Context: an optimization exercise on an open-source flow, tuned for small area and a short achievable clock period. The choices shown serve that exercise and are no tape-out recipe.
Function not checked in this run: the RTL went through the layout flow alone.

==> flow/config.mk <==
export PLATFORM = sky130hd
export DESIGN_NAME = cordic
export DESIGN_NICKNAME = cordic
export VERILOG_FILES = /design/flow/design.v
export SDC_FILE = /design/flow/constraint.sdc
export NUM_CORES = 4
export LEC_CHECK = 0
export ABC_AREA = 1
export CAP_MARGIN = 20
export CORE_MARGIN = 2
export CORE_UTILIZATION = 40
export SLEW_MARGIN = 20
==> flow/constraint.sdc <==
create_clock -name core_clock -period 5.0 [get_ports {clk_in}]
set_input_delay 1.0000 -clock core_clock [delete_from_list [all_inputs] [get_ports {clk_in}]]
set_output_delay 1.0000 -clock core_clock [all_outputs]
set_load 0.01 [all_outputs]
==> flow/design.v <==
module cordic(
        clk_in,
        reset_n,
        ena,
        phase_in,
        phase_out,
        cos_o,
        sin_o
        );
  parameter dat_width = 16, pha_width =16, pipeline = 10;
  input clk_in, reset_n, ena;
  input [pha_width-1 : 0] phase_in;
  output [pha_width-1 : 0] phase_out;
  output [dat_width-1 : 0] cos_o, sin_o;
  reg [dat_width-1 : 0] x[pipeline :0];
  reg [dat_width-1 : 0] y[pipeline :0];
  reg [pha_width-1 : 0] z[pipeline :0];
  reg [pha_width-1 : 0] phase_tmp[pipeline :0];
  wire [dat_width-1:0] amp;
  wire [pha_width-1:0] atan [32:0];
  assign amp = 32'd1304065887 >>(32-dat_width);       
  assign atan[0] = 32'd536870912 >>(32-pha_width);    
	assign atan[1] = 32'd316933407 >>(32-pha_width);    
	assign atan[2]	= 32'd167458907 >>(32-pha_width);    
	assign atan[3]= 32'd85004756 >>(32-pha_width);      
	assign atan[4]= 32'd42667331 >>(32-pha_width);      
	assign atan[5]= 32'd21354465 >>(32-pha_width);      
	assign atan[6]= 32'd10679838 >>(32-pha_width);      
	assign atan[7]= 32'd5340245 >>(32-pha_width);       
	assign atan[8]= 32'd2670163 >>(32-pha_width);       
	assign atan[9]= 32'd1335087 >>(32-pha_width);       
	assign atan[10]= 32'd667544 >>(32-pha_width);       
	assign atan[11]= 32'd333772 >>(32-pha_width);       
	assign atan[12]= 32'd166886 >>(32-pha_width);       
	assign atan[13]= 32'd83443 >>(32-pha_width);       
	assign atan[14]= 32'd41722 >>(32-pha_width);       
	assign atan[15]= 32'd20861 >>(32-pha_width);       
	assign atan[16]= 32'd10430 >>(32-pha_width);       
	assign atan[17]= 32'd5215 >>(32-pha_width);       
	assign atan[18]= 32'd2608 >>(32-pha_width);       
	assign atan[19]= 32'd1304 >>(32-pha_width);       
	assign atan[20]= 32'd652 >>(32-pha_width);       
	assign atan[21]= 32'd326 >>(32-pha_width);      
	assign atan[22]= 32'd163 >>(32-pha_width);
	assign atan[23]= 32'd81 >>(32-pha_width);
	assign atan[24]= 32'd41 >>(32-pha_width);
	assign atan[25]= 32'd20 >>(32-pha_width);
	assign atan[26]= 32'd10 >>(32-pha_width);
	assign atan[27]= 32'd5 >>(32-pha_width);
	assign atan[28]= 32'd3 >>(32-pha_width);
	assign atan[29]= 32'd1 >>(32-pha_width);
	assign atan[30]= 32'd1 >>(32-pha_width);
	assign atan[31]= 32'd0 >>(32-pha_width);
	assign atan[32]= 32'd0 >>(32-pha_width);
always @(posedge clk_in )
begin
  if( !reset_n )   
  begin
     x[0] <= 0;
      y[0] <= 0;
      z[0] <= 0;
      phase_tmp[0] <=  0;
  end
  else
  begin
      x[0] <= amp;
      y[0] <= 0;
      z[0] <= { 2'b0, phase_in[pha_width-3 : 0]};
      phase_tmp[0] <=  phase_in;                  
  end    
end
genvar i;
  wire [dat_width-1 : 0] x_tmp[pipeline-1 :0];
  wire [dat_width-1 : 0] y_tmp[pipeline-1 :0];
  wire [pha_width-1 : 0] z_tmp[pipeline-1 :0];
generate for(i=1;i<=pipeline;i=i+1) begin:cordic_core  
  cordic_step #(dat_width,pha_width,i) cordic_step_inst(x[i-1],y[i-1],z[i-1],atan[i-1],x_tmp[i-1],y_tmp[i-1],z_tmp[i-1]);
  always @(posedge clk_in)
  begin
   if(!reset_n)
   begin
      x[i] <= 0;
      y[i] <= 0;
      z[i] <= 0;
      phase_tmp[i]<=0;
   end
   else 
   begin             
      x[i] <= x_tmp[i-1];     
      y[i] <= y_tmp[i-1];     
      z[i] <= z_tmp[i-1]; 
      phase_tmp[i] <= phase_tmp[i-1];      
   end        
  end
end
endgenerate
reg [dat_width-1 : 0] cos_o, sin_o;
reg [pha_width-1 : 0] phase_out;
wire [pha_width-1:0] quad_tmp;
wire [1:0] quad;
assign quad_tmp = phase_tmp[pipeline];
assign quad = quad_tmp[pha_width-1: pha_width-2];
wire [dat_width-1 : 0] x_o_wire, y_o_wire;
wire [dat_width-1 : 0] x_o_wire_tmp, y_o_wire_tmp;
assign x_o_wire_tmp = x[pipeline];
assign y_o_wire_tmp = y[pipeline];
assign x_o_wire = x_o_wire_tmp[dat_width-1] ? {(dat_width){1'b0}} : x[pipeline];
assign y_o_wire = y_o_wire_tmp[dat_width-1] ? {(dat_width){1'b0}} : y[pipeline];
always @(posedge clk_in)
begin
  if( !reset_n)
  begin
    cos_o <= 0;
    sin_o <= 0;
    phase_out <= 0;    
  end
  else    
  begin
    case( quad[1:0] )
      2'b00:begin
            cos_o <= x_o_wire; 
            sin_o <= y_o_wire; 
            end
      2'b01:begin
            cos_o <= ~y_o_wire + 1'b1;
            sin_o <= x_o_wire;
            end
      2'b10:begin
            cos_o <= ~x_o_wire + 1'b1;
            sin_o <= ~y_o_wire + 1'b1;
            end
      2'b11:begin
            cos_o <= y_o_wire;
            sin_o <= ~x_o_wire + 1'b1;
            end
      default:begin
            cos_o <= x_o_wire;
            sin_o <= y_o_wire;
            end
    endcase
    phase_out <= phase_tmp[pipeline];
  end
end
endmodule
module cordic_step(
  dat_a,
  dat_b,
  dat_c,
  dat_pha,
  out_a,
  out_b,
  out_c
  );
  parameter dat_width = 16, pha_width = 16, pipe_index = 3;
  input [dat_width-1:0] dat_a, dat_b;
  input [pha_width-1:0] dat_c;
  input [pha_width-1:0] dat_pha;
  output[dat_width-1:0] out_a, out_b;
  output [pha_width-1:0] out_c;
  wire [dat_width:0] out_a_tmp1, out_a_tmp2, out_a_tmp3, out_b_tmp1, out_b_tmp2, out_b_tmp3;
  wire [pha_width-1:0] out_c_tmp1,out_c_tmp2 ;
  wire [1:0] ov_a,ov_b;
generate
  if(pipe_index == 6'b1 )
  begin
    assign out_a_tmp1 = { dat_a[dat_width-1], dat_a} + { dat_b[dat_width-1], dat_b};
    assign out_b_tmp1 = { dat_b[dat_width-1], dat_b} - { dat_a[dat_width-1], dat_a};
    assign out_c_tmp1 = dat_c + dat_pha;
    assign out_a_tmp2 = { dat_a[dat_width-1], dat_a} - { dat_b[dat_width-1], dat_b};
    assign out_b_tmp2 = { dat_b[dat_width-1], dat_b} + { dat_a[dat_width-1], dat_a};
    assign out_c_tmp2 = dat_c - dat_pha;
  end
  else
  begin
     assign out_a_tmp1 = { dat_a[dat_width-1], dat_a} + { { (pipe_index){dat_b[dat_width-1]} }, dat_b[dat_width-1: (pipe_index-1)] } ;
     assign out_b_tmp1 = { dat_b[dat_width-1], dat_b} - { { (pipe_index){dat_a[dat_width-1]} }, dat_a[dat_width-1: (pipe_index-1)] } ;
     assign out_c_tmp1 = dat_c + dat_pha;
     assign out_a_tmp2 = { dat_a[dat_width-1], dat_a} - { { (pipe_index){dat_b[dat_width-1]} }, dat_b[dat_width-1: (pipe_index-1)] } ;
     assign out_b_tmp2 = { dat_b[dat_width-1], dat_b} + { { (pipe_index){dat_a[dat_width-1]} }, dat_a[dat_width-1: (pipe_index-1)] } ;
     assign out_c_tmp2 = dat_c - dat_pha;
  end
  assign out_a_tmp3 = dat_c[pha_width-1] ? out_a_tmp1 :out_a_tmp2;
  assign out_b_tmp3 = dat_c[pha_width-1] ? out_b_tmp1 :out_b_tmp2;
endgenerate
  assign ov_a = out_a_tmp3[dat_width:dat_width-1];
  assign ov_b = out_b_tmp3[dat_width:dat_width-1];
  assign out_a = ~^ ov_a ? (out_a_tmp3[dat_width-1:0]):(ov_a[1] ? {1'b1, {(dat_width-1){1'b0}} } : {1'b0, {(dat_width-1){1'b1}} } );
  assign out_b = ~^ ov_b ? (out_b_tmp3[dat_width-1:0]):(ov_b[1] ? {1'b1, {(dat_width-1){1'b0}} } : {1'b0, {(dat_width-1){1'b1}} } );
  assign out_c = dat_c[pha_width-1] ? out_c_tmp1 :out_c_tmp2;
endmodule
==> flow/run.sh <==
#!/bin/bash
# synth_recipe.tcl (not shown) runs the flow's synth.tcl, then flattens the netlist and writes it again
# the make line also repeats each setting of config.mk as NAME=value (left out here)
make -C /OpenROAD-flow-scripts/flow DESIGN_CONFIG=/design/flow/config.mk WORK_HOME=/design/flow/orfs CLKGATE_MAP_FILE= SYNTH_SCRIPT=/design/flow/synth_recipe.tcl finish
**Cell density map**

Scale bar: 100 um. The die is cut into 32 by 32 equal tiles; white is low, dark blue is high, 0 to 100% covered.
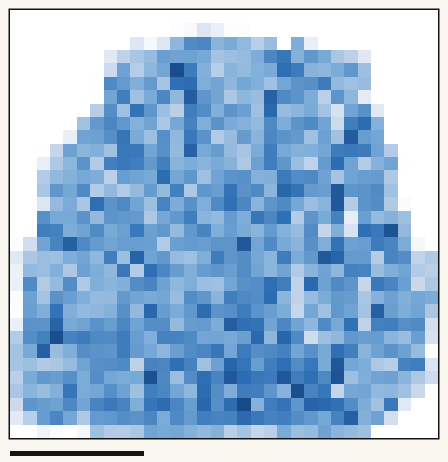
emptiest ninth of the die: top left
tiles over 75% full: 4.8%
fullest tile: 90%

**The routed nets**

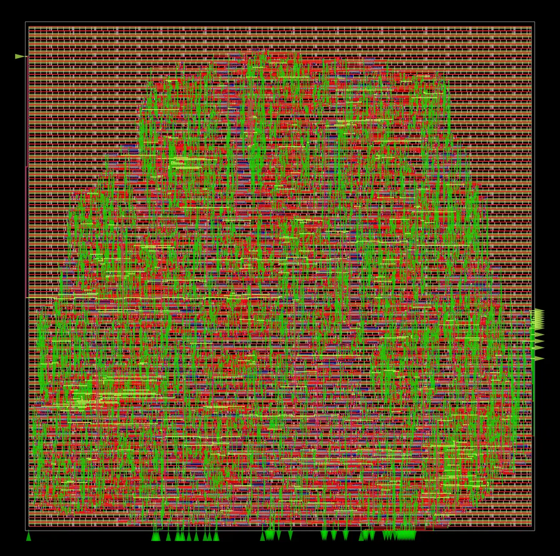
metal3 WL: 3420 um
drt wl/cell: 13.8 um

**Metal layers overlaid**

Only two layers are drawn.
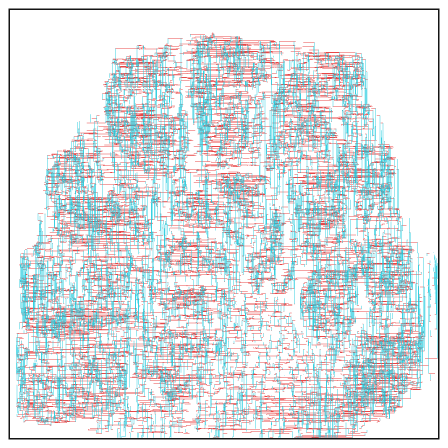
legend:
  M1:
    color: red
    wire_length: 45.7 mm
  M2:
    color: cyan
    wire_length: 46.6 mm
total track usage: 19.2%
vias post-DR: 35,400
drt total wl: 98,100 um

==> results.sh <==
export IMPL_fillerInstances=10200
export IMPL_endpoint="x[5][1]$_SDFF_PN0_"
export IMPL_final_cell_area_um2=43800
export IMPL_n_all_buffers=86
export IMPL_vias_per_cell=4.98
export IMPL_min_to="phase_out[7]$_SDFF_PN0_"
export IMPL_n_sequential_cell=595
export IMPL_regArea_um2=11900
export IMPL_core_um2=98300
export IMPL_cts_root_buf="clkbuf_16"
export IMPL_hpwlAfterDp_um=77600
export IMPL_worstSetupStartpointType="register"
export IMPL_worstPathArrival_ns=4.24
export IMPL_area_delta_synth_final_pct=10.6
export IMPL_end_kind="register"
export IMPL_status="complete, no violations"
export IMPL_detail_route_antenna_nets=0
export IMPL_synthTopCellsByCount="nand2_1 (1,443), inv_1 (719), dfxtp_1 (595)"
export IMPL_top_layer_used="met4"
export IMPL_pin_count=67
export IMPL_finalHoldViolations=0
export IMPL_cts_buffer_depth=3
export IMPL_postCtsHoldBufs=0
export IMPL_busiest_layer="met2"
export IMPL_synth_most_common_cell="nand2_1"
export IMPL_rsz0062_at_grt="no"
export IMPL_drc=0
export IMPL_r2r_worst_path_cells=16
export IMPL_worst_slack_ns=1.25
export IMPL_final_max_slew_violation_count=0
export IMPL_final_nets=6188
export IMPL_synth_compound_area_share_pct=13.3
export IMPL_dp_cells=6972
export IMPL_wl_met1_um=45700
export IMPL_place_ws_ns=1.29
export IMPL_finalSetupTns_ns=0
export IMPL_avgSynthCellArea_um2=6.91
export IMPL_slowest_delay_ns=0.63
export IMPL_synthMuxAreaShare_pct=0
export IMPL_globalplace_congestion=0.889
export IMPL_min_path_cells=2
export IMPL_synth_area_leaders="dfxtp_1 (30%), nand2_1 (14%), ha_1 (12%)"
export IMPL_crit_slowest_cell="clkinv_1"
export IMPL_n_clock_buffer=90
export IMPL_grt_max_degree=144
export IMPL_multi_input_comb_area_um2=24300
export IMPL_period_minus_slack_ns=3.75
export IMPL_synth_flop_cell="dfxtp_1"
export IMPL_synth_fa_ha_area_share_pct=13.5
export IMPL_critical_path_depth=16
export IMPL_worstReg2RegStart="z[4][15]$_SDFF_PN0_"
export IMPL_worstSetupPathType="reg -> reg"
export IMPL_postCtsSetupBuffers=0
export IMPL_path_cells="buf_4 > clkinv_1 > o21ai_0 > ha_1 > nand2_1 > nand2_1 > nand3_1 > nand3_1 > nand3_1 > nand2_1 > nand2_1 > nand2_1 > inv_1 > nand3_1 > nand2_1 > nor2_1"
export IMPL_met2_usage_pct=33.8
export IMPL_final_common_cell="nand2_1"
export IMPL_cts_tree="done"
export IMPL_path_clk_slew_ns=0.06
export IMPL_placed_cell_area_um2=41400
export IMPL_synth_top_area_share_pct=30.1
export IMPL_cp_max_fo=25
export IMPL_drt_iter0_drc=2007
export IMPL_reg_top3="phase_tmp: 148 flops, z: 137 flops, x: 133 flops"
export IMPL_maxCapViolations=0
export IMPL_ys_warn_count=9
export IMPL_nMultiInputCombCells=4274
export IMPL_reg2reg_to="x[5][1]$_SDFF_PN0_"
export IMPL_start_util_pct=40.3
export IMPL_ys_seq_area_share_pct=30.1
export IMPL_syn_area_um2=39600
export IMPL_die_area_um2=101000
export IMPL_mostFrequentLayoutCells="nand2_1 (1,443), inv_1 (718), dfxtp_1 (595)"
export IMPL_regMostFlops="phase_tmp"
export IMPL_grt_pass1_vias=33700
export IMPL_synthCells=5729
export IMPL_synthSimpleGateAreaFrac_pct=27.7
export IMPL_cpMostUsedCell="nand2_1"
export IMPL_synth_distinct_cells=56
export IMPL_hold_ws_ns=0.399
export IMPL_crit_family="simple AND/OR/NAND/NOR gates"
export IMPL_critical_path_startpoint="z[4][15]$_SDFF_PN0_"
export IMPL_inv_count=730
export IMPL_first_pass_iters=5
export IMPL_syn_num_nets=6162
export IMPL_seq_share_pct=27.2
export IMPL_nWellTaps=1287
export IMPL_synth_edff_count=0
export IMPL_largest_reg_flops=148
export IMPL_period_share_pct=74.9
export IMPL_clock_sinks=595
export IMPL_min_path_type="reg -> reg"
export IMPL_antenna_found_initial=3
export IMPL_grt_pass1_wl_um=164000
**I/O pins on the die edge**

Scale bar: 100 um. Pins as bars across the die edge, other pins in gray.
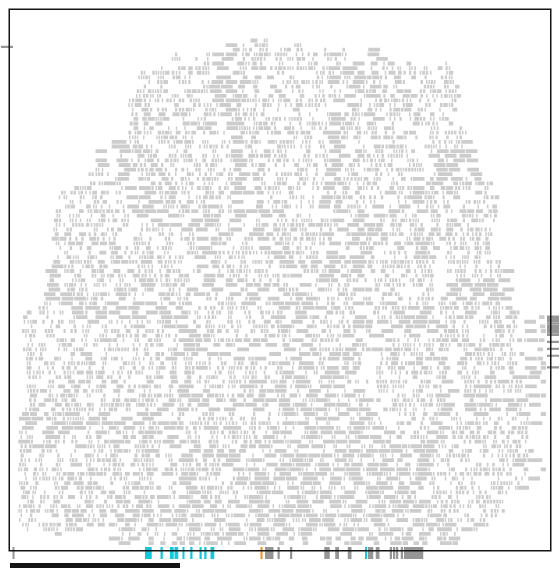
legend:
  reset_n:
    color: orange
    pins: 1
    direction: input
    edge: bottom
  phase_in:
    color: cyan
    pins: 16
    direction: input
    edge: bottom
Die H: 319 um
Die Wd: 319 um
port bufs: 65

**Routing congestion**

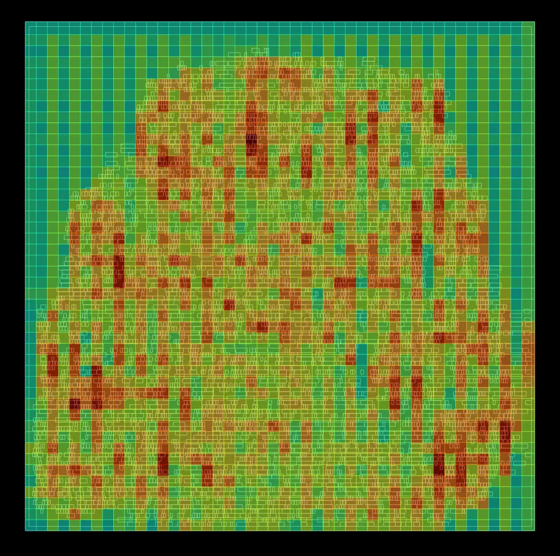
M1 GR Usage: 24.7%
met3 usage: 2.35%
Layout Utilization: 44.5%

separate check: timing with driven ports:
How much do the figures lean on ideal ports? The routed layout below was timed once more, with nothing changed but the port constraints.
Step 1 (the two cells are an assumption about what drives the block):
set clk [get_ports {clk_in}]
set_driving_cell -lib_cell sky130_fd_sc_hd__clkbuf_16 $clk
set_driving_cell -lib_cell sky130_fd_sc_hd__buf_2 [delete_from_list [all_inputs] $clk]
Step 2 adds t to the input delays and takes it off the output delays; t is the mean of the earliest and latest rising clock arrival at the registers after step 1. Input paths then give back, and output paths get back, about the clock's delay inside the block.
Slacks: ideal / step 1 / step 2; pairs: ideal / step 1.
shift t [ns]: 0.678
setup slack, ns: 1.253 / 1.253 / 1.253
latest minus earliest clock arrival (ns): 0.023 / 0.023
worst register clock-pin slew, ns: 0.06 / 0.06
pins driven straight from the clock port: 1
After both steps setup and hold are still met in this run. The setup slack of this run moves by 0.000 ns with the drivers and by 0.000 ns with both steps.
